What follows belongs to an exercise in optimizing a design on an open flow for small area, a short achievable clock period and few clock cycles per item; a production flow would make more cautious choices.
For this run, only the layout was checked, not whether the RTL still works.
No activity file was given, so power comes from the tool's default toggle rates.

==> images/power_grid.png <==
Scale bar: 200 um. Pins as bars on the die edge.
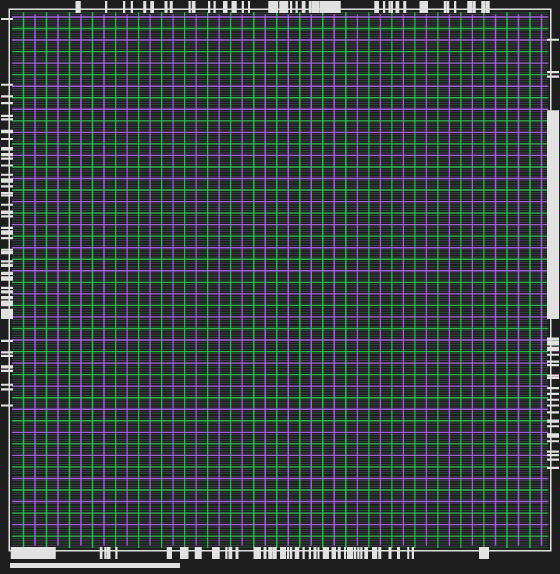
==> images/placement_by_type.png <==
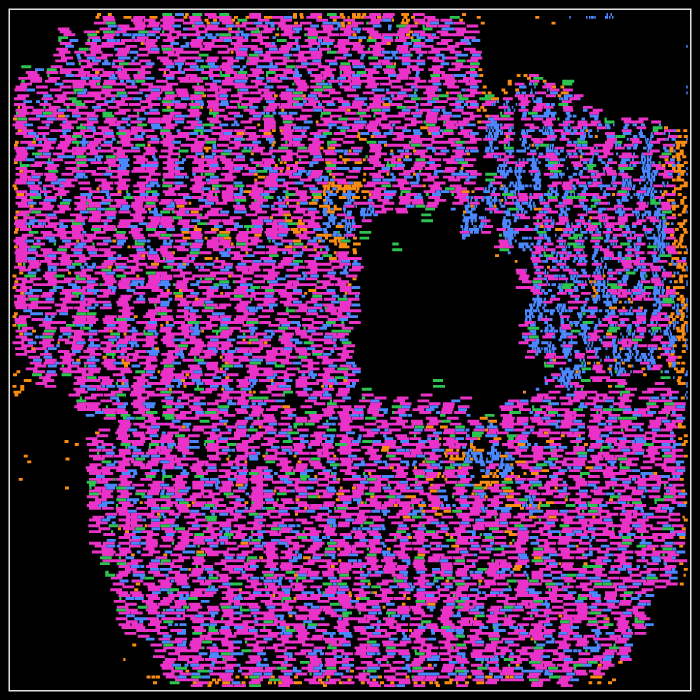
==> images/clk_routes.png <==
Scale bar: 200 um.
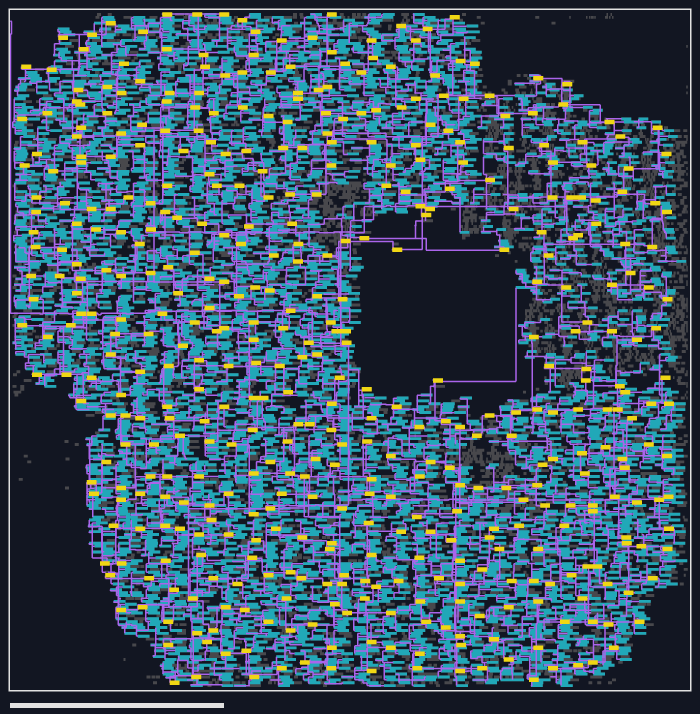
==> images/wires.png <==
Scale bar: 200 um.
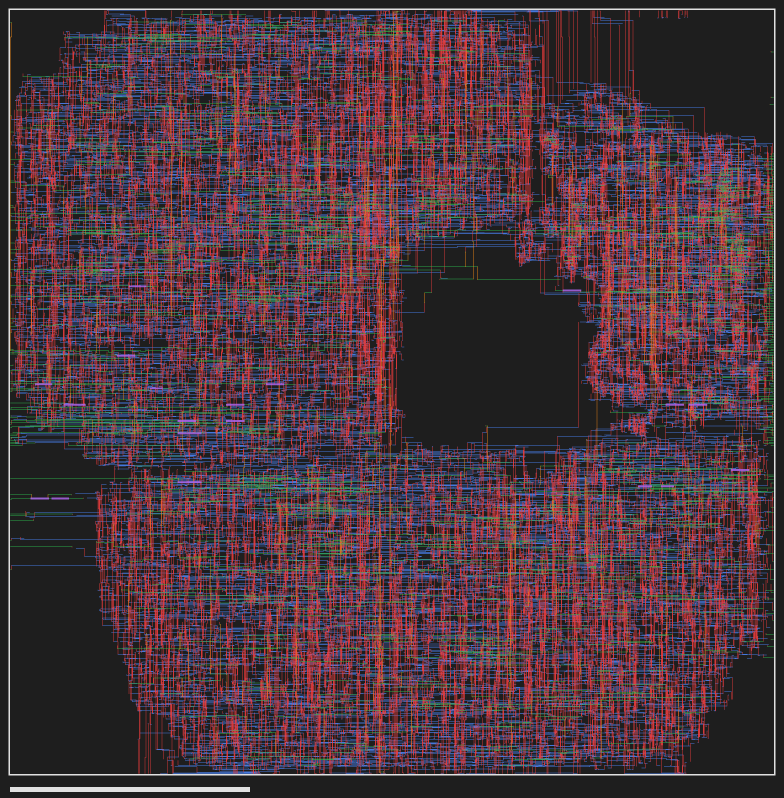
<file path="flow/config.mk">
export PLATFORM = sky130hd
export DESIGN_NAME = aq_axi_sdma64
export DESIGN_NICKNAME = aq_axi_sdma64
export VERILOG_FILES = /design/flow/design.v
export SDC_FILE = /design/flow/constraint.sdc
export NUM_CORES = 4
export LEC_CHECK = 0
export CAP_MARGIN = 20
export CORE_MARGIN = 2
export CORE_UTILIZATION = 45
export PLACE_DENSITY = 0.6
export SLEW_MARGIN = 20
</file>
<file path="flow/constraint.sdc">
create_clock -name core_clock -period 5.5 [get_ports {ACLK}]
set_input_delay 1.1000 -clock core_clock [delete_from_list [all_inputs] [get_ports {ACLK}]]
set_output_delay 1.1000 -clock core_clock [all_outputs]
set_load 0.01 [all_outputs]
</file>
<file path="flow/design.v">
module aq_axi_sdma64_ctrl
(
  input         ARESETN,
  input         ACLK,
  input [31:0]  S_AXI_AWADDR,
  input [3:0]   S_AXI_AWCACHE,
  input [2:0]   S_AXI_AWPROT,
  input         S_AXI_AWVALID,
  output        S_AXI_AWREADY,
  input [31:0]  S_AXI_WDATA,
  input [3:0]   S_AXI_WSTRB,
  input         S_AXI_WVALID,
  output        S_AXI_WREADY,
  output        S_AXI_BVALID,
  input         S_AXI_BREADY,
  output [1:0]  S_AXI_BRESP,
  input [31:0]  S_AXI_ARADDR,
  input [3:0]   S_AXI_ARCACHE,
  input [2:0]   S_AXI_ARPROT,
  input         S_AXI_ARVALID,
  output        S_AXI_ARREADY,
  output [31:0] S_AXI_RDATA,
  output [1:0]  S_AXI_RRESP,
  output        S_AXI_RVALID,
  input         S_AXI_RREADY,
  output        INTERRUPT,
  output        MASTER_RST,
  output        WR_START,
  output [31:0] WR_ADRS,
  output [31:0] WR_COUNT,
  input         WR_READY,
  input         WR_INT,
  input         WR_FIFO_EMPTY,
  input         WR_FIFO_AEMPTY,
  input         WR_FIFO_FULL,
  input         WR_FIFO_AFULL,
  output        RD_START,
  output [31:0] RD_ADRS,
  output [31:0] RD_COUNT,
  input         RD_READY,
  input         RD_INT,
  input         RD_FIFO_EMPTY,
  input         RD_FIFO_AEMPTY,
  input         RD_FIFO_FULL,
  input         RD_FIFO_AFULL,
  output [31:0] DEBUG
);
  localparam S_IDLE   = 2'd0;
  localparam S_WRITE  = 2'd1;
  localparam S_WRITE2 = 2'd2;
  localparam S_READ   = 2'd3;
  reg [1:0]     state;
  reg           reg_rnw;
  reg [31:0]    reg_addr, reg_wdata;
  reg [3:0]     reg_be;
  reg           reg_wallready;
  wire          local_cs, local_rnw, local_ack;
  wire [3:0]    local_be;
  wire [31:0]   local_addr, local_wdata, local_rdata;
  always @( posedge ACLK or negedge ARESETN ) begin
    if( !ARESETN ) begin
      state         <= S_IDLE;
      reg_rnw       <= 1'b0;
      reg_addr      <= 32'd0;
      reg_wdata     <= 32'd0;
      reg_be        <= 4'd0;
      reg_wallready <= 1'b0;
    end else begin
      if( S_AXI_WVALID ) begin
        reg_wdata     <= S_AXI_WDATA;
        reg_be        <= S_AXI_WSTRB;
        reg_wallready <= 1'b1;
      end else if( local_ack & S_AXI_BREADY ) begin
        reg_wallready <= 1'b0;
      end
      case( state )
        S_IDLE: begin
          if( S_AXI_AWVALID ) begin
            reg_rnw   <= 1'b0;
            reg_addr  <= S_AXI_AWADDR;
            state     <= S_WRITE;
          end else if( S_AXI_ARVALID ) begin
            reg_rnw   <= 1'b1;
            reg_addr  <= S_AXI_ARADDR;
            state     <= S_READ;
          end
        end
        S_WRITE: begin
          if( reg_wallready ) begin
            state     <= S_WRITE2;
          end
        end
        S_WRITE2: begin
          if( local_ack & S_AXI_BREADY ) begin
            state     <= S_IDLE;
          end
        end
        S_READ: begin
          if( local_ack & S_AXI_RREADY ) begin
            state     <= S_IDLE;
          end
        end
        default: state <= S_IDLE;
      endcase
    end
  end
  assign S_AXI_AWREADY  = ( state == S_WRITE || state == S_IDLE )?1'b1:1'b0;
  assign S_AXI_WREADY   = ( state == S_WRITE || state == S_IDLE )?1'b1:1'b0;
  assign S_AXI_BVALID   = ( state == S_WRITE2 )?local_ack:1'b0;
  assign S_AXI_BRESP    = 2'b00;
  assign S_AXI_ARREADY  = ( state == S_READ  || state == S_IDLE )?1'b1:1'b0;
  assign S_AXI_RVALID   = ( state == S_READ )?local_ack:1'b0;
  assign S_AXI_RRESP    = 2'b00;
  assign S_AXI_RDATA    = ( state == S_READ )?local_rdata:32'd0;
  wire          wr_ena, rd_ena, wr_ack;
  reg           rd_ack;
  reg [31:0]    reg_rdata;
  assign local_cs           = (( state == S_WRITE2 )?1'b1:1'b0) | (( state == S_READ )?1'b1:1'b0) | 1'b0;
  assign local_rnw          = reg_rnw;
  assign local_addr[31:0]   = reg_addr[31:0];
  assign local_be[3:0]      = reg_be[3:0];
  assign local_wdata[31:0]  = reg_wdata[31:0];
  assign local_ack          = wr_ack | rd_ack;
  assign local_rdata[31:0]  = reg_rdata[31:0];
  assign wr_ena = (local_cs & ~local_rnw)?1'b1:1'b0;
  assign rd_ena = (local_cs &  local_rnw)?1'b1:1'b0;
  assign wr_ack = wr_ena;
  localparam A_STATUS        = 8'h00;
  localparam A_INT_STATUS    = 8'h04;
  localparam A_INT_MASK      = 8'h08;
  localparam A_WR_START      = 8'h10;
  localparam A_WR_ADRS       = 8'h14;
  localparam A_WR_COUNT      = 8'h18;
  localparam A_RD_START      = 8'h20;
  localparam A_RD_ADRS       = 8'h24;
  localparam A_RD_COUNT      = 8'h28;
  localparam A_TESTDATA      = 8'h30;
  localparam A_DEBUG         = 8'h34;
  reg           reg_master_reset;
  reg           reg_wr_start1, reg_rd_start1;
  reg           reg_wr_start2, reg_rd_start2;
  reg [31:0]    reg_wr_adrs, reg_rd_adrs;
  reg [31:0]    reg_wr_count, reg_rd_count;
  reg [31:0]    reg_testdata;
  reg [31:0]    reg_int_mask;
  reg [31:0]    reg_int;
  always @(posedge ACLK or negedge ARESETN) begin
    if(!ARESETN) begin
      reg_master_reset   <= 1'b0;
      reg_wr_adrs[31:0]  <= 32'd0;
      reg_wr_count[31:0] <= 32'd0;
      reg_rd_adrs[31:0]  <= 32'd0;
      reg_rd_count[31:0] <= 32'd0;
      reg_wr_start1      <= 1'b0;
      reg_wr_start2      <= 1'b0;
      reg_rd_start1      <= 1'b0;
      reg_rd_start2      <= 1'b0;
      reg_int_mask[31:0] <= 32'd0;
      reg_int[31:0]      <= 32'd0;
      reg_testdata[31:0] <= 32'd0;
    end else begin
      if(wr_ena) begin
        case(local_addr[7:0] & 8'hFC)
          A_STATUS: begin
            reg_master_reset <= local_wdata[31];
          end
          A_INT_MASK: begin
            reg_int_mask[31:0] <= local_wdata[31:0];
          end
          A_WR_START: begin
            reg_wr_start2 <= local_wdata[1];
          end
          A_WR_ADRS: begin
            reg_wr_adrs[31:0] <= local_wdata[31:0];
          end
          A_WR_COUNT: begin
            reg_wr_count[31:0] <= local_wdata[31:0];
          end
          A_RD_START: begin
            reg_rd_start2 <= local_wdata[1];
          end
          A_RD_ADRS: begin
            reg_rd_adrs[31:0] <= local_wdata[31:0];
          end
          A_RD_COUNT: begin
            reg_rd_count[31:0] <= local_wdata[31:0];
          end
          A_TESTDATA: begin
            reg_testdata[31:0] <= local_wdata[31:0];
          end
          default: begin
          end
        endcase
      end
      if(!WR_READY) begin
        reg_wr_start1 <= 1'b0;
      end else if(wr_ena && ((local_addr[7:0] & 8'hFC) == A_WR_START)) begin
        reg_wr_start1 <= local_wdata[0];
      end
      if(!RD_READY) begin
        reg_rd_start1 <= 1'b0;
      end else if(wr_ena && ((local_addr[7:0] & 8'hFC) == A_RD_START)) begin
        reg_rd_start1 <= local_wdata[0];
      end
      if(WR_INT) begin
        reg_int[0] <= 1'b1;
      end else if(wr_ena && ((local_addr[7:0] & 8'hFC) == A_INT_STATUS)) begin
        if(local_wdata[0]) begin
          reg_int[0] <= 1'b0;
        end
      end
      if(RD_INT) begin
        reg_int[1] <= 1'b1;
      end else if(wr_ena && ((local_addr[7:0] & 8'hFC) == A_INT_STATUS)) begin
        if(local_wdata[1]) begin
          reg_int[1] <= 1'b0;
        end
      end
    end
  end
  always @(posedge ACLK or negedge ARESETN) begin
    if(!ARESETN) begin
      reg_rdata[31:0] <= 32'd0;
      rd_ack <= 1'b0;
    end else begin
      rd_ack <= rd_ena;
      if(rd_ena) begin
        case(local_addr[7:0] & 8'hFC)
          A_STATUS:     reg_rdata[31:0] <= {reg_master_reset, 31'd0};
          A_INT_STATUS: reg_rdata[31:0] <= reg_int[31:0];
          A_INT_MASK:   reg_rdata[31:0] <= reg_int_mask[31:0];
          A_WR_START:   reg_rdata[31:0] <= {12'd0, WR_FIFO_AEMPTY, WR_FIFO_EMPTY, WR_FIFO_AFULL, WR_FIFO_FULL, 7'd0, WR_READY, 6'd0, reg_wr_start2, reg_wr_start1};
          A_WR_ADRS:    reg_rdata[31:0] <= reg_wr_adrs[31:0];
          A_WR_COUNT:   reg_rdata[31:0] <= reg_wr_count[31:0];
          A_RD_START:   reg_rdata[31:0] <= {12'd0, RD_FIFO_AEMPTY, RD_FIFO_EMPTY, RD_FIFO_AFULL, RD_FIFO_FULL, 7'd0, RD_READY, 6'd0, reg_rd_start2, reg_rd_start1};
          A_RD_ADRS:    reg_rdata[31:0] <= reg_rd_adrs[31:0];
          A_RD_COUNT:   reg_rdata[31:0] <= reg_rd_count[31:0];
          A_TESTDATA:   reg_rdata[31:0] <= reg_testdata[31:0];
          A_DEBUG:      reg_rdata[31:0] <= {32'd0};
          default:      reg_rdata[31:0] <= 32'd0;
        endcase
      end else begin
        reg_rdata[31:0] <= 32'd0;
      end
    end
  end
  assign WR_START       = reg_wr_start1 | reg_wr_start2;
  assign WR_ADRS[31:0]  = reg_wr_adrs[31:0];
  assign WR_COUNT[31:0] = reg_wr_count[31:0];
  assign RD_START       = reg_rd_start1 | reg_rd_start2;
  assign RD_ADRS[31:0]  = reg_rd_adrs[31:0];
  assign RD_COUNT[31:0] = reg_rd_count[31:0];
  assign MASTER_RST     = reg_master_reset;
  assign INTERRUPT      = ((reg_int & reg_int_mask) != 32'd0)?1'b1:1'b0;
endmodule
module aq_axi_sdma64_intreg
(
  input  RST_N,
  input  CLKA,
  input  DIN,
  input  CLKB,
  output DOUT
 );
  reg    data_in;
  reg [2:0] data_in_rst;
  reg [2:0] data_out;
  always @(posedge CLKA or negedge RST_N) begin
    if(!RST_N) begin
      data_in <= 1'b0;
      data_in_rst[2:0] <= 3'd0;
    end else begin
      if(data_in_rst[2]) begin
        data_in <= 1'b0;
      end else if(DIN) begin
        data_in <= 1'b1;
      end
      data_in_rst[2:0] <= {data_in_rst[1:0], data_out[2]};
    end
  end
  always @(posedge CLKB or negedge RST_N) begin
    if(!RST_N) begin
      data_out[2:0] <= 3'd0;
    end else begin
      data_out[2:0] <= {data_out[1:0], data_in};
    end
  end
  assign DOUT = (data_out[2:1] == 2'b01)?1'b1:1'b0;
endmodule
module aq_axi_sdma64_master
(
  input         ARESETN,
  input         ACLK,
  output [0:0]  M_AXI_AWID,
  output [31:0] M_AXI_AWADDR,
  output [7:0]  M_AXI_AWLEN,  
  output [2:0]  M_AXI_AWSIZE,  
  output [1:0]  M_AXI_AWBURST,  
  output        M_AXI_AWLOCK,  
  output [3:0]  M_AXI_AWCACHE,  
  output [2:0]  M_AXI_AWPROT,  
  output [3:0]  M_AXI_AWQOS,  
  output [0:0]  M_AXI_AWUSER,  
  output        M_AXI_AWVALID,
  input         M_AXI_AWREADY,
  output [63:0] M_AXI_WDATA,
  output [7:0]  M_AXI_WSTRB,
  output        M_AXI_WLAST,
  output [0:0]  M_AXI_WUSER,
  output        M_AXI_WVALID,
  input         M_AXI_WREADY,
  input [0:0]   M_AXI_BID,
  input [1:0]   M_AXI_BRESP,
  input [0:0]   M_AXI_BUSER,
  input         M_AXI_BVALID,
  output        M_AXI_BREADY,
  output [0:0]  M_AXI_ARID,
  output [31:0] M_AXI_ARADDR,
  output [7:0]  M_AXI_ARLEN,
  output [2:0]  M_AXI_ARSIZE,
  output [1:0]  M_AXI_ARBURST,
  output [1:0]  M_AXI_ARLOCK,
  output [3:0]  M_AXI_ARCACHE,
  output [2:0]  M_AXI_ARPROT,
  output [3:0]  M_AXI_ARQOS,
  output [0:0]  M_AXI_ARUSER,
  output        M_AXI_ARVALID,
  input         M_AXI_ARREADY,
  input [0:0]   M_AXI_RID,
  input [63:0]  M_AXI_RDATA,
  input [1:0]   M_AXI_RRESP,
  input         M_AXI_RLAST,
  input [0:0]   M_AXI_RUSER,
  input         M_AXI_RVALID,
  output        M_AXI_RREADY,
  input         MASTER_RST,
  input         WR_START,
  input [31:0]  WR_ADRS,
  input [31:0]  WR_LEN,
  output        WR_READY,
  input         WR_LAST,
  output        WR_INT,
  output        WR_FIFO_RE,
  input         WR_FIFO_EMPTY,
  input         WR_FIFO_AEMPTY,
  input [63:0]  WR_FIFO_DATA,
  input         RD_START,
  input [31:0]  RD_ADRS,
  input [31:0]  RD_LEN,
  output        RD_READY,
  output        RD_LAST,
  output        RD_INT,
  output        RD_FIFO_WE,
  input         RD_FIFO_FULL,
  input         RD_FIFO_AFULL,
  output [63:0] RD_FIFO_DATA,
  output [31:0] DEBUG
);
  localparam S_WR_IDLE  = 3'd0;
  localparam S_WA_WAIT  = 3'd1;
  localparam S_WA_START = 3'd2;
  localparam S_WD_WAIT  = 3'd3;
  localparam S_WD_PROC  = 3'd4;
  localparam S_WR_WAIT  = 3'd5;
  reg [2:0]     wr_state;
  reg [31:0]    reg_wr_adrs;
  reg [31:0]    reg_wr_len;
  reg           reg_awvalid, reg_wvalid, reg_w_last;
  reg [7:0]     reg_w_len;
  reg [7:0]     reg_w_stb;
  reg [1:0]     reg_wr_status;
  reg [3:0]     reg_w_count, reg_r_count;
  reg [7:0]     rd_chkdata, wr_chkdata;
  reg [1:0]     resp;
  reg           reg_w_last_req;
  always @(posedge ACLK or negedge ARESETN) begin
    if(!ARESETN) begin
      reg_w_last_req <= 1'b0;
    end else begin
      if(WR_LAST) begin
        reg_w_last_req <= 1'b1;
      end else if(wr_state == S_WA_START) begin
        reg_w_last_req <= 1'b0;
      end
    end
  end
  always @(posedge ACLK or negedge ARESETN) begin
    if(!ARESETN) begin
      wr_state            <= S_WR_IDLE;
      reg_wr_adrs[31:0]   <= 32'd0;
      reg_wr_len[31:0]    <= 32'd0;
      reg_awvalid         <= 1'b0;
      reg_wvalid          <= 1'b0;
      reg_w_last          <= 1'b0;
      reg_w_len[7:0]      <= 8'd0;
      reg_w_stb[7:0]      <= 8'd0;
      reg_wr_status[1:0]  <= 2'd0;
      reg_w_count[3:0]    <= 4'd0;
      reg_r_count[3:0]    <= 4'd0;
      wr_chkdata          <= 8'd0;
      rd_chkdata          <= 8'd0;
      resp                <= 2'd0;
    end else begin
      if(MASTER_RST) begin
        wr_state <= S_WR_IDLE;
      end else begin
        case(wr_state)
          S_WR_IDLE: begin
            if(WR_START) begin
              wr_state          <= S_WA_WAIT;
              reg_wr_adrs[31:0] <= WR_ADRS[31:0];
              reg_wr_len[31:0]  <= WR_LEN[31:0] -32'd1;
            end
            reg_awvalid         <= 1'b0;
            reg_wvalid          <= 1'b0;
            reg_w_last          <= 1'b0;
            reg_w_len[7:0]      <= 8'd0;
            reg_w_stb[7:0]      <= 8'd0;
            reg_wr_status[1:0]  <= 2'd0;
          end
          S_WA_WAIT: begin
            wr_state          <= S_WA_START;
          end
          S_WA_START: begin
            wr_state            <= S_WD_WAIT;
            reg_awvalid         <= 1'b1;
            reg_wr_len[31:11]    <= reg_wr_len[31:11] - 21'd1;
            if(reg_wr_len[31:11] != 21'd0) begin
              reg_w_len[7:0]  <= 8'hFF;
              reg_w_last      <= 1'b0;
              reg_w_stb[7:0]  <= 8'hFF;
            end else begin
              reg_w_len[7:0]  <= reg_wr_len[10:3];
              reg_w_last      <= 1'b1;
              reg_w_stb[7:0]  <= 8'hFF;
            end
          end
          S_WD_WAIT: begin
            if(M_AXI_AWREADY) begin
              wr_state        <= S_WD_PROC;
              reg_awvalid     <= 1'b0;
              reg_wvalid      <= 1'b1;
            end
          end
          S_WD_PROC: begin
            if(M_AXI_WREADY & ~WR_FIFO_EMPTY) begin
              if(reg_w_len[7:0] == 8'd0) begin
                wr_state        <= S_WR_WAIT;
                reg_wvalid      <= 1'b0;
                reg_w_stb[7:0]  <= 8'h00;
              end else begin
                reg_w_len[7:0]  <= reg_w_len[7:0] -8'd1;
              end
            end
          end
          S_WR_WAIT: begin
            if(M_AXI_BVALID) begin
              reg_wr_status[1:0]  <= reg_wr_status[1:0] | M_AXI_BRESP[1:0];
              if(reg_w_last) begin
                wr_state          <= S_WR_IDLE;
              end else begin
                wr_state          <= S_WA_WAIT;
                reg_wr_adrs[31:0] <= reg_wr_adrs[31:0] + 32'd2048;
              end
            end
          end
          default: begin
            wr_state <= S_WR_IDLE;
          end
        endcase
      end
    end
  end
  assign M_AXI_AWID         = 1'b0;
  assign M_AXI_AWADDR[31:0] = reg_wr_adrs[31:0];
  assign M_AXI_AWLEN[7:0]   = reg_w_len[7:0];
  assign M_AXI_AWSIZE[2:0]  = 3'b011;
  assign M_AXI_AWBURST[1:0] = 2'b01;
  assign M_AXI_AWLOCK       = 1'b0;
  assign M_AXI_AWCACHE[3:0] = 4'b0011;
  assign M_AXI_AWPROT[2:0]  = 3'b000;
  assign M_AXI_AWQOS[3:0]   = 4'b0000;
  assign M_AXI_AWUSER[0]    = 1'b1;
  assign M_AXI_AWVALID      = reg_awvalid;
  assign M_AXI_WDATA[63:0]  = WR_FIFO_DATA[63:0];
  assign M_AXI_WSTRB[7:0]   = (reg_wvalid & ~WR_FIFO_EMPTY)?8'hFF:8'h00;
  assign M_AXI_WLAST        = (reg_w_len[7:0] == 8'd0)?1'b1:1'b0;
  assign M_AXI_WUSER        = 1;
  assign M_AXI_WVALID       = reg_wvalid & ~WR_FIFO_EMPTY;
  assign M_AXI_BREADY       = (wr_state == S_WR_WAIT)?1'b1:1'b0;
  assign WR_INT             = ((wr_state == S_WR_WAIT) && (M_AXI_BVALID) && reg_w_last)?1'b1:1'b0;
  assign WR_READY           = (wr_state == S_WR_IDLE)?1'b1:1'b0;
  assign WR_FIFO_RE         = reg_wvalid & ~WR_FIFO_EMPTY & M_AXI_WREADY;
  localparam S_RD_IDLE  = 3'd0;
  localparam S_RA_WAIT  = 3'd1;
  localparam S_RA_START = 3'd2;
  localparam S_RD_WAIT  = 3'd3;
  localparam S_RD_PROC  = 3'd4;
  reg [2:0]   rd_state;
  reg [31:0]  reg_rd_adrs;
  reg [31:0]  reg_rd_len;
  reg         reg_arvalid, reg_r_last;
  reg [7:0]   reg_r_len;
  reg [15:0]  arready_count;
  always @(posedge ACLK or negedge ARESETN) begin
    if(!ARESETN) begin
      arready_count <= 16'd0;
    end else begin
      if(M_AXI_RVALID) begin
        arready_count <= arready_count + 16'd1;
      end
    end
  end
  always @(posedge ACLK or negedge ARESETN) begin
    if(!ARESETN) begin
      rd_state          <= S_RD_IDLE;
      reg_rd_adrs[31:0] <= 32'd0;
      reg_rd_len[31:0]  <= 32'd0;
      reg_arvalid       <= 1'b0;
      reg_r_len[7:0]    <= 8'd0;
      reg_r_last        <= 1'b0;
    end else begin
      case(rd_state)
        S_RD_IDLE: begin
          if(RD_START) begin
            rd_state          <= S_RA_WAIT;
            reg_rd_adrs[31:0] <= RD_ADRS[31:0];
            reg_rd_len[31:0]  <= RD_LEN[31:0] -32'd1;
          end
          reg_arvalid     <= 1'b0;
          reg_r_len[7:0]  <= 8'd0;
        end
        S_RA_WAIT: begin
          rd_state          <= S_RA_START;
        end
        S_RA_START: begin
          rd_state          <= S_RD_WAIT;
          reg_arvalid       <= 1'b1;
          reg_rd_len[31:11] <= reg_rd_len[31:11] -21'd1;
          if(reg_rd_len[31:11] != 21'd0) begin
            reg_r_last      <= 1'b0;
            reg_r_len[7:0]  <= 8'd255;
          end else begin
            reg_r_last      <= 1'b1;
            reg_r_len[7:0]  <= reg_rd_len[10:3];
          end
        end
        S_RD_WAIT: begin
          if(M_AXI_ARREADY) begin
            rd_state        <= S_RD_PROC;
            reg_arvalid     <= 1'b0;
          end
        end
        S_RD_PROC: begin
          if(M_AXI_RVALID & ~RD_FIFO_FULL) begin
            if(M_AXI_RLAST) begin
              if(reg_r_last) begin
                rd_state          <= S_RD_IDLE;
              end else begin
                rd_state          <= S_RA_WAIT;
                reg_rd_adrs[31:0] <= reg_rd_adrs[31:0] + 32'd2048;
              end
            end else begin
              reg_r_len[7:0] <= reg_r_len[7:0] -8'd1;
            end
          end
        end
      endcase
    end
  end
  assign M_AXI_ARID         = 1'b0;
  assign M_AXI_ARADDR[31:0] = reg_rd_adrs[31:0];
  assign M_AXI_ARLEN[7:0]   = reg_r_len[7:0];
  assign M_AXI_ARSIZE[2:0]  = 3'b011;
  assign M_AXI_ARBURST[1:0] = 2'b01;
  assign M_AXI_ARLOCK[1:0]  = 2'b00;
  assign M_AXI_ARCACHE[3:0] = 4'b0011;
  assign M_AXI_ARPROT[2:0]  = 3'b000;
  assign M_AXI_ARQOS[3:0]   = 4'b0000;
  assign M_AXI_ARUSER[0]    = 1'b1;
  assign M_AXI_ARVALID      = reg_arvalid;
  assign M_AXI_RREADY       = ~RD_FIFO_FULL;
  assign RD_INT             = ((rd_state == S_RD_PROC) && (M_AXI_RVALID) && (~RD_FIFO_FULL) && (M_AXI_RLAST) && reg_r_last)?1'b1:1'b0;
  assign RD_READY           = (rd_state == S_RD_IDLE)?1'b1:1'b0;
  assign RD_LAST            = (M_AXI_RVALID & M_AXI_RLAST & reg_r_last)?1'b1:1'b0;
  assign RD_FIFO_WE         = M_AXI_RVALID;
  assign RD_FIFO_DATA[63:0] = M_AXI_RDATA[63:0];
  assign DEBUG[31:0] = {arready_count[15:0], 6'd0, M_AXI_RLAST, M_AXI_RVALID,
                        1'd0, wr_state[2:0], 1'd0, rd_state[2:0]};
endmodule
module aq_axi_sdma64_fifo
#(
  parameter DEPTH_LOG2   = 5,    
  parameter AEMPTY_LEVEL = 8,    
  parameter AFULL_LEVEL  = 16    
)
(
  input         RST_N,
  input         RST,
  input         CLK,
  input         WREN,
  input [64:0]  DI,
  output        FULL,
  output        AFULL,
  input         RDEN,
  output [64:0] DO,
  output        EMPTY,
  output        AEMPTY
);
  localparam DEPTH = (1 << DEPTH_LOG2);
  reg [64:0]           mem [0:DEPTH-1];
  reg [DEPTH_LOG2-1:0] wr_ptr, rd_ptr;
  reg [DEPTH_LOG2:0]   count;
  wire we = WREN & ~FULL;
  wire re = RDEN & ~EMPTY;
  always @(posedge CLK) begin
    if(we) mem[wr_ptr] <= DI;
  end
  always @(posedge CLK or negedge RST_N) begin
    if(!RST_N) begin
      wr_ptr <= 0;
      rd_ptr <= 0;
      count  <= 0;
    end else if(RST) begin
      wr_ptr <= 0;
      rd_ptr <= 0;
      count  <= 0;
    end else begin
      if(we) wr_ptr <= wr_ptr + 1'b1;
      if(re) rd_ptr <= rd_ptr + 1'b1;
      if(we & ~re)      count <= count + 1'b1;
      else if(~we & re) count <= count - 1'b1;
    end
  end
  assign DO     = mem[rd_ptr];
  assign FULL   = (count == DEPTH);
  assign EMPTY  = (count == 0);
  assign AFULL  = (count >= AFULL_LEVEL);
  assign AEMPTY = (count <= AEMPTY_LEVEL);
endmodule
module aq_axi_sdma64
(
  input         ARESETN,
  input         ACLK,
  input [15:0]  S_AXI_AWADDR,
  input [3:0]   S_AXI_AWCACHE,
  input [2:0]   S_AXI_AWPROT,
  input         S_AXI_AWVALID,
  output        S_AXI_AWREADY,
  input [31:0]  S_AXI_WDATA,
  input [3:0]   S_AXI_WSTRB,
  input         S_AXI_WVALID,
  output        S_AXI_WREADY,
  output        S_AXI_BVALID,
  input         S_AXI_BREADY,
  output [1:0]  S_AXI_BRESP,
  input [15:0]  S_AXI_ARADDR,
  input [3:0]   S_AXI_ARCACHE,
  input [2:0]   S_AXI_ARPROT,
  input         S_AXI_ARVALID,
  output        S_AXI_ARREADY,
  output [31:0] S_AXI_RDATA,
  output [1:0]  S_AXI_RRESP,
  output        S_AXI_RVALID,
  input         S_AXI_RREADY,
  output [0:0]  M_AXI_AWID,
  output [31:0] M_AXI_AWADDR,
  output [7:0]  M_AXI_AWLEN,
  output [2:0]  M_AXI_AWSIZE,
  output [1:0]  M_AXI_AWBURST,
  output        M_AXI_AWLOCK,
  output [3:0]  M_AXI_AWCACHE,
  output [2:0]  M_AXI_AWPROT,
  output [3:0]  M_AXI_AWQOS,
  output [0:0]  M_AXI_AWUSER,
  output        M_AXI_AWVALID,
  input         M_AXI_AWREADY,
  output [63:0] M_AXI_WDATA,
  output [7:0]  M_AXI_WSTRB,
  output        M_AXI_WLAST,
  output [0:0]  M_AXI_WUSER,
  output        M_AXI_WVALID,
  input         M_AXI_WREADY,
  input [0:0]   M_AXI_BID,
  input [1:0]   M_AXI_BRESP,
  input [0:0]   M_AXI_BUSER,
  input         M_AXI_BVALID,
  output        M_AXI_BREADY,
  output [0:0]  M_AXI_ARID,
  output [31:0] M_AXI_ARADDR,
  output [7:0]  M_AXI_ARLEN,
  output [2:0]  M_AXI_ARSIZE,
  output [1:0]  M_AXI_ARBURST,
  output [1:0]  M_AXI_ARLOCK,
  output [3:0]  M_AXI_ARCACHE,
  output [2:0]  M_AXI_ARPROT,
  output [3:0]  M_AXI_ARQOS,
  output [0:0]  M_AXI_ARUSER,
  output        M_AXI_ARVALID,
  input         M_AXI_ARREADY,
  input [0:0]   M_AXI_RID,
  input [63:0]  M_AXI_RDATA,
  input [1:0]   M_AXI_RRESP,
  input         M_AXI_RLAST,
  input [0:0]   M_AXI_RUSER,
  input         M_AXI_RVALID,
  output        M_AXI_RREADY,
  input [63:0]  W_AXIS_TDATA,
  input         W_AXIS_TVALID,
  output        W_AXIS_TREADY,
  input [7:0]   W_AXIS_TSTRB,
  input         W_AXIS_TKEEP,
  input         W_AXIS_TLAST,
  output [63:0] R_AXIS_TDATA,
  output        R_AXIS_TVALID,
  input         R_AXIS_TREADY,
  output        R_AXIS_TLAST,
  input         W_FRAME_SYNC,
  input         R_FRAME_SYNC,
  output        INTERRUPT
);
  wire [31:0] debug_ctl, debug_master;
  wire        wr_start, wr_ready, wr_last, wr_int;
  wire [31:0] wr_adrs;
  wire [31:0] wr_len;
  wire        wr_fifo_re, wr_fifo_empty, wr_fifo_aempty, wr_fifo_full, wr_fifo_last;
  wire [63:0] wr_fifo_data;
  reg [31:0]  wr_fifo_wrcnt, wr_fifo_rdcnt;
  wire        rd_start, rd_ready, rd_last, rd_int;
  wire [31:0] rd_adrs;
  wire [31:0] rd_len;
  wire        rd_fifo_we, rd_fifo_full, rd_fifo_afull, rd_fifo_empty;
  wire [63:0] rd_fifo_data;
  reg [31:0]  rd_fifo_wrcnt, rd_fifo_rdcnt;
  wire        master_rst;
  wire        wr_int_r, rd_int_r;
  wire [31:0] master_status;
  wire       wr_fsync_start;
  wire       rd_fsync_start;
  assign wr_fsync_start = (wr_start & W_FRAME_SYNC);
  assign rd_fsync_start = (rd_start & R_FRAME_SYNC);
  aq_axi_sdma64_ctrl u_aq_axi_sdma64_ctrl
  (
    .ARESETN        ( ARESETN  ),
    .ACLK           ( ACLK    ),
    .S_AXI_AWADDR   ( S_AXI_AWADDR  ),
    .S_AXI_AWCACHE  ( S_AXI_AWCACHE  ),
    .S_AXI_AWPROT   ( S_AXI_AWPROT  ),
    .S_AXI_AWVALID  ( S_AXI_AWVALID  ),
    .S_AXI_AWREADY  ( S_AXI_AWREADY  ),
    .S_AXI_WDATA    ( S_AXI_WDATA   ),
    .S_AXI_WSTRB    ( S_AXI_WSTRB   ),
    .S_AXI_WVALID   ( S_AXI_WVALID  ),
    .S_AXI_WREADY   ( S_AXI_WREADY  ),
    .S_AXI_BVALID   ( S_AXI_BVALID  ),
    .S_AXI_BREADY   ( S_AXI_BREADY  ),
    .S_AXI_BRESP    ( S_AXI_BRESP   ),
    .S_AXI_ARADDR   ( S_AXI_ARADDR  ),
    .S_AXI_ARCACHE  ( S_AXI_ARCACHE  ),
    .S_AXI_ARPROT   ( S_AXI_ARPROT  ),
    .S_AXI_ARVALID  ( S_AXI_ARVALID  ),
    .S_AXI_ARREADY  ( S_AXI_ARREADY  ),
    .S_AXI_RDATA    ( S_AXI_RDATA   ),
    .S_AXI_RRESP    ( S_AXI_RRESP   ),
    .S_AXI_RVALID   ( S_AXI_RVALID  ),
    .S_AXI_RREADY   ( S_AXI_RREADY  ),
    .INTERRUPT      ( INTERRUPT      ),
    .MASTER_RST     ( master_rst     ),
    .WR_START       ( wr_start      ),
    .WR_ADRS        ( wr_adrs       ),
    .WR_COUNT       ( wr_len        ),
    .WR_READY       ( wr_ready      ),
    .WR_INT         ( wr_int_r      ),
    .WR_FIFO_EMPTY  ( wr_fifo_empty   ),
    .WR_FIFO_AEMPTY ( wr_fifo_aempty  ),
    .WR_FIFO_FULL   ( wr_fifo_full    ),
    .WR_FIFO_AFULL  ( 1'b0         ),
    .RD_START       ( rd_start      ),
    .RD_ADRS        ( rd_adrs       ),
    .RD_COUNT       ( rd_len        ),
    .RD_READY       ( rd_ready      ),
    .RD_INT         ( rd_int_r      ),
    .RD_FIFO_EMPTY  ( rd_fifo_empty ),
    .RD_FIFO_AEMPTY ( 1'b0          ),
    .RD_FIFO_FULL   ( rd_fifo_full  ),
    .RD_FIFO_AFULL  ( rd_fifo_afull ),
    .DEBUG       ( debug_ctl      )
  );
  aq_axi_sdma64_intreg u_aq_axi_sdma64_intreg
  (
    .RST_N  ( ARESETN ),
    .CLKA   ( ACLK  ),
    .DIN    ( W_AXIS_TLAST  ),
    .CLKB   ( ACLK   ),
    .DOUT   ( wr_last     )
  );
  aq_axi_sdma64_intreg u_aq_axi_sdma64_wr_int
  (
    .RST_N  ( ARESETN ),
    .CLKA   ( ACLK   ),
    .DIN    ( wr_int      ),
    .CLKB   ( ACLK   ),
    .DOUT   ( wr_int_r    )
  );
  aq_axi_sdma64_intreg u_aq_axi_sdma64_rd_int
  (
    .RST_N  ( ARESETN ),
    .CLKA   ( ACLK   ),
    .DIN    ( rd_int      ),
    .CLKB   ( ACLK   ),
    .DOUT   ( rd_int_r    )
  );
  aq_axi_sdma64_master u_aq_axi_sdma64_master
    (
    .ARESETN        ( ARESETN  ),
    .ACLK           ( ACLK    ),
    .M_AXI_AWID     ( M_AXI_AWID    ),
    .M_AXI_AWADDR   ( M_AXI_AWADDR  ),
    .M_AXI_AWLEN    ( M_AXI_AWLEN   ),
    .M_AXI_AWSIZE   ( M_AXI_AWSIZE  ),
    .M_AXI_AWBURST  ( M_AXI_AWBURST  ),
    .M_AXI_AWLOCK   ( M_AXI_AWLOCK  ),
    .M_AXI_AWCACHE  ( M_AXI_AWCACHE  ),
    .M_AXI_AWPROT   ( M_AXI_AWPROT  ),
    .M_AXI_AWQOS    ( M_AXI_AWQOS   ),
    .M_AXI_AWUSER   ( M_AXI_AWUSER  ),
    .M_AXI_AWVALID  ( M_AXI_AWVALID  ),
    .M_AXI_AWREADY  ( M_AXI_AWREADY  ),
    .M_AXI_WDATA    ( M_AXI_WDATA   ),
    .M_AXI_WSTRB    ( M_AXI_WSTRB   ),
    .M_AXI_WLAST    ( M_AXI_WLAST   ),
    .M_AXI_WUSER    ( M_AXI_WUSER   ),
    .M_AXI_WVALID   ( M_AXI_WVALID  ),
    .M_AXI_WREADY   ( M_AXI_WREADY  ),
    .M_AXI_BID      ( M_AXI_BID    ),
    .M_AXI_BRESP    ( M_AXI_BRESP   ),
    .M_AXI_BUSER    ( M_AXI_BUSER   ),
    .M_AXI_BVALID   ( M_AXI_BVALID  ),
    .M_AXI_BREADY   ( M_AXI_BREADY  ),
    .M_AXI_ARID     ( M_AXI_ARID    ),
    .M_AXI_ARADDR   ( M_AXI_ARADDR  ),
    .M_AXI_ARLEN    ( M_AXI_ARLEN   ),
    .M_AXI_ARSIZE   ( M_AXI_ARSIZE  ),
    .M_AXI_ARBURST  ( M_AXI_ARBURST  ),
    .M_AXI_ARLOCK   ( M_AXI_ARLOCK  ),
    .M_AXI_ARCACHE  ( M_AXI_ARCACHE  ),
    .M_AXI_ARPROT   ( M_AXI_ARPROT  ),
    .M_AXI_ARQOS    ( M_AXI_ARQOS   ),
    .M_AXI_ARUSER   ( M_AXI_ARUSER  ),
    .M_AXI_ARVALID  ( M_AXI_ARVALID  ),
    .M_AXI_ARREADY  ( M_AXI_ARREADY  ),
    .M_AXI_RID      ( M_AXI_RID    ),
    .M_AXI_RDATA    ( M_AXI_RDATA   ),
    .M_AXI_RRESP    ( M_AXI_RRESP   ),
    .M_AXI_RLAST    ( M_AXI_RLAST   ),
    .M_AXI_RUSER    ( M_AXI_RUSER   ),
    .M_AXI_RVALID   ( M_AXI_RVALID  ),
    .M_AXI_RREADY   ( M_AXI_RREADY  ),
    .MASTER_RST     ( master_rst    ),
    .WR_START       ( wr_fsync_start ),
    .WR_ADRS        ( wr_adrs      ),
    .WR_LEN         ( wr_len      ),
    .WR_READY       ( wr_ready     ),
    .WR_LAST        ( wr_last      ),
    .WR_INT         ( wr_int      ),
    .WR_FIFO_RE     ( wr_fifo_re    ),
    .WR_FIFO_EMPTY  ( wr_fifo_empty  ),
    .WR_FIFO_AEMPTY ( wr_fifo_aempty ),
    .WR_FIFO_DATA   ( wr_fifo_data  ),
    .RD_START       ( rd_fsync_start ),
    .RD_ADRS        ( rd_adrs      ),
    .RD_LEN         ( rd_len      ),
    .RD_READY       ( rd_ready     ),
    .RD_LAST        ( rd_last      ),
    .RD_INT         ( rd_int      ),
    .RD_FIFO_WE     ( rd_fifo_we    ),
    .RD_FIFO_FULL   ( rd_fifo_full  ),
    .RD_FIFO_AFULL  ( rd_fifo_afull  ),
    .RD_FIFO_DATA   ( rd_fifo_data  ),
    .DEBUG          ( debug_master  )
   );
  wire       rfifo_enable;
  aq_axi_sdma64_fifo u_aq_axi_sdma64_rfifo
  (
    .RST_N    ( ARESETN      ),
    .RST      ( master_rst   ),
    .CLK      ( ACLK   ),
    .WREN     ( rd_fifo_we   ),
    .DI       ( {rd_last, rd_fifo_data} ),
    .FULL     ( rd_fifo_full  ),
    .AFULL    ( rd_fifo_afull ),
    .RDEN     ( rfifo_enable  ),
    .DO       ( {R_AXIS_TLAST, R_AXIS_TDATA} ),
    .EMPTY    ( rd_fifo_empty  ),
    .AEMPTY   ()
  );
  assign rfifo_enable  = (R_AXIS_TREADY & ~rd_fifo_empty);
  assign R_AXIS_TVALID = rfifo_enable;
  aq_axi_sdma64_fifo u_aq_axi_sdma64_wfifo
  (
    .RST_N    ( ARESETN       ),
    .RST      ( master_rst    ),
    .CLK      ( ACLK   ),
    .WREN     ( W_AXIS_TVALID  ),
    .DI       ( {W_AXIS_TLAST, W_AXIS_TDATA} ),
    .FULL     ( wr_fifo_full    ),
    .AFULL    (),
    .RDEN     ( wr_fifo_re    ),
    .DO       ( {wr_fifo_last, wr_fifo_data} ),
    .EMPTY    ( wr_fifo_empty  ),
    .AEMPTY   ( wr_fifo_aempty )
  );
  assign W_AXIS_TREADY = ~wr_fifo_full;
endmodule
</file>
<file path="flow/run.sh">
#!/bin/bash
# synth_recipe.tcl (not shown) runs the flow's synth.tcl, then flattens the netlist and writes it again
# the make line also repeats each setting of config.mk as NAME=value (left out here)
make -C /OpenROAD-flow-scripts/flow DESIGN_CONFIG=/design/flow/config.mk WORK_HOME=/design/flow/orfs CLKGATE_MAP_FILE= SYNTH_SCRIPT=/design/flow/synth_recipe.tcl finish
</file>
==> flow_metrics.py <==
metrics = {
    "outcome": {
        "outcome": "finished clean",
    },
    "finish": {
        "fillCellCount": 31157,
        "layout-area-overhead-vs-synth_pct": 15.8,
        "nClkBuffers": 595,
        "largest_register_ffs": 2080,
        "post_route_cells_drive_above_1_share_pct": 24.7,
        "clock_cell_area_share_pct": 7.11,
        "largest-register": "u_aq_axi_sdma64_rfifo.mem",
        "multi_input_cells": 3511,
        "multi_input_area_share_pct": 20.5,
        "layout.nets": 9703,
    },
    "yosys": {
        "post_synth_design_cell_area_um2": 180000,
        "yosys-mux-area-fraction_pct": 17.5,
        "synth.lib_cells_used.distinct": 83,
        "synth_compound_gate_area_share_pct": 3.05,
        "asr_flop_ratio_synth_pct": 10.2,
        "post_synth_xor_area_fraction_pct": 0.282,
        "synthCells": 8645,
        "number_of_synthesized_flops_with_an_enable_pin": 4128,
        "post_synth_fa_ha_maj_area_fraction_pct": 0.224,
        "synth.yosys.warnings": 6,
        "synthFlopType": "edfxtp_1",
    },
    "floorplan": {
        "boundary_pin_count": 552,
        "chipWidth_um": 637,
        "dieArea_um2": 405000,
    },
    "grt": {
        "grt_busiest_layer": "met2",
        "number_of_global_route_vias_before_repair": 92201,
        "grtUsageMet2_pct": 36.7,
        "globalRoute.totalOverflow": 0,
        "groute.layer.met1.usage_pct": 33.2,
    },
    "clocking": {
        "cts_resized": 4,
        "cts.sinks": 4597,
        "clk_pin_slew_ps": 60,
        "numCtsBuffers": 462,
        "h_tree_depth": 5,
        "clk_latency_ps": 1010,
        "cts_tree": "done",
        "clock-root-buffer": "clkbuf_16",
    },
    "worst_setup_path": {
        "worst-endpoint-required_ps": 4400,
        "path_max_fanout": 45,
        "crit_cells": 6,
        "timing.critical_path.slowest_stage_cell": "clkdlybuf4s50_1",
        "crit_family": "buffers and inverters",
        "crit_reg_reg_startpoint": "u_aq_axi_sdma64_rfifo.count[0]",
        "cp-startpoint": "u_aq_axi_sdma64_rfifo.rd_ptr[1]",
        "worstRegToRegCells": 5,
        "critical_path.cell_chain": "buf_4 -> mux4_2 -> mux2i_1 -> a22o_1 -> a221oi_1 -> clkdlybuf4s50_1",
    },
    "timing": {
        "setup_ws_ps": 122,
        "timing.clock.skew_ps": 80.7,
        "drv_slew": 0,
        "setup-tns-final_ps": 0,
        "final.period_utilization_pct": 97.8,
    },
    "place": {
        "dpl.cell_count": 14222,
        "gp_routability_congestion": 0.839,
        "postPlaceCellArea_um2": 194000,
    },
    "drt": {
        "m1WireLength_um": 201000,
        "route.antenna.remaining_nets": 0,
    },
    "worst_hold_path": {
        "hold_path_class": "in -> async",
    },
    "pwr": {
        "power.leakage_nw": 67.1,
        "power_mw": 102,
    },
}
Back to the opening pictures, power_grid.png:
- VSS: green
- VDD: purple
- signal pins: 552
- rows: 232
- met1 rails: 233
- met5 straps: 46
- met4 straps: 46

Back to the opening pictures, placement_by_type.png:
- other buffers and delay cells: orange (cells 815; share of their area 4.2%)
- flops: magenta (cells 4597; share of their area 67%)
- clock drivers and dummy loads: green (cells 847; share of their area 7.3%)
- combinational and other logic: blue (cells 3551; share of their area 21%)
core box area: 399000 um2
sequential share of cell area: 65.1%
floorplan row count: 232

Back to the opening pictures, clk_routes.png:
- flip-flops: cyan (count 4597)
- clock drivers: yellow (count 462)
- clock wires: purple (length 52.3 mm)
- routed clock nets: 463

Back to the opening pictures, wires.png:
- metal 5: purple (wire length 269 um)
- metal 3: green (wire length 34.8 mm)
- metal 2: red (wire length 227 mm)
- metal 1: blue (wire length 201 mm)
- metal 4: orange (wire length 10100 um)
Tot GR Track Use: 22.9%
average wire length per cell after detail routing: 31.4 um
vias after detailed routing: 91575
Final Routed Wirelength: 474000 um

[synthesized netlist by cell type (25+ instances only)]
master / number / share of area, %
edfxtp_1: 4128 / 69
mux4_2: 1040 / 13
mux2i_1: 550 / 3.1
dfrtp_1: 469 / 6.5
clkbuf_1: 310 / 0.65
mux2_2: 230 / 1.4
nand2_1: 229 / 0.48
nor2_1: 200 / 0.42
o21ai_0: 148 / 0.41
a22o_1: 136 / 0.66
a221oi_1: 130 / 0.63
a21oi_1: 121 / 0.34
buf_2: 98 / 0.27
buf_1: 78 / 0.16
nor3_1: 66 / 0.18
buf_4: 53 / 0.22
nand3_1: 49 / 0.14
and2_1: 44 / 0.15
nor4_1: 43 / 0.15
inv_1: 39 / 0.081
xnor2_1: 32 / 0.16
ha_1: 29 / 0.20
a222oi_1: 28 / 0.16
xor2_1: 26 / 0.13
a31oi_1: 25 / 0.087
[worst register-to-register path, cell delays in order (launching register included)]
cell and delay [ps]:
dfrtp_1 430, or4_1 220, o31a_1 550, nand2_1 640, nor2_4 1020, buf_12 390
[report_power, final]
| group | switching, mW | leakage (nW) | internal, mW | total, mW |
|---|---|---|---|---|
| combinational | 14.6 | 16.5 | 13.6 | 28.1 |
| clock | 13.3 | 7.24 | 17.7 | 30.9 |
| sequential | 2.07 | 43.3 | 40.7 | 42.7 |
| total | 29.9 | 67.1 | 71.9 | 102 |
[placed cells by master, fill, tap and decap left out, types with 26 or more instances in the layout]
| cell type | instances |
|---|---|
| nand2_1 | 229 |
| inv_1 | 39 |
| clkbuf_1 | 113 |
| mux2i_1 | 550 |
| mux4_2 | 1040 |
| mux2_2 | 230 |
| buf_4 | 249 |
| nand3_1 | 49 |
| clkinv_1 | 95 |
| clkbuf_16 | 466 |
| a221oi_1 | 126 |
| and2_1 | 42 |
| a22o_1 | 136 |
| nor3_1 | 61 |
| xnor2_1 | 32 |
| nor2_4 | 66 |
| o21ai_0 | 148 |
| bufinv_16 | 40 |
| buf_12 | 106 |
| clkdlybuf4s50_1 | 435 |
| clkinv_2 | 76 |
| edfxtp_1 | 4128 |
| dfrtp_1 | 460 |
| xor2_1 | 26 |
| nor4_1 | 43 |
| a21oi_1 | 121 |
| nor2_1 | 131 |
| ha_1 | 29 |
| a222oi_1 | 28 |
| conb_1 | 44 |

-- port drivers added, routing unchanged --
The results above use ideal ports. As a check the final layout listed here was re-extracted and re-timed, cells and wires unchanged.
Step 1: set_driving_cell puts a clkbuf_16 on ACLK and a buf_2 on each other input, an assumption about the parent block.
Step 2 moves the port delays by t, midway between the first and last clock arrival at a register: inputs arrive t later, outputs are due t later. That takes back most of the time a late clock gives input paths.
Slacks: ideal ports / drivers / drivers and shift; pairs: ideal ports / drivers.
shift t [ns]: 1.073
setup WS [ns]: 0.122 / 0.016 / 0.793
hold WS [ns]: 0.147 / 0.096 / 0.352
clock arrival spread, ns: 0.082 / 0.082
cell pins on the clock port's net: 1
After both steps this run still meets setup and hold. For this run, drivers alone change the setup slack by -0.106 ns; drivers and shift together by +0.671 ns.
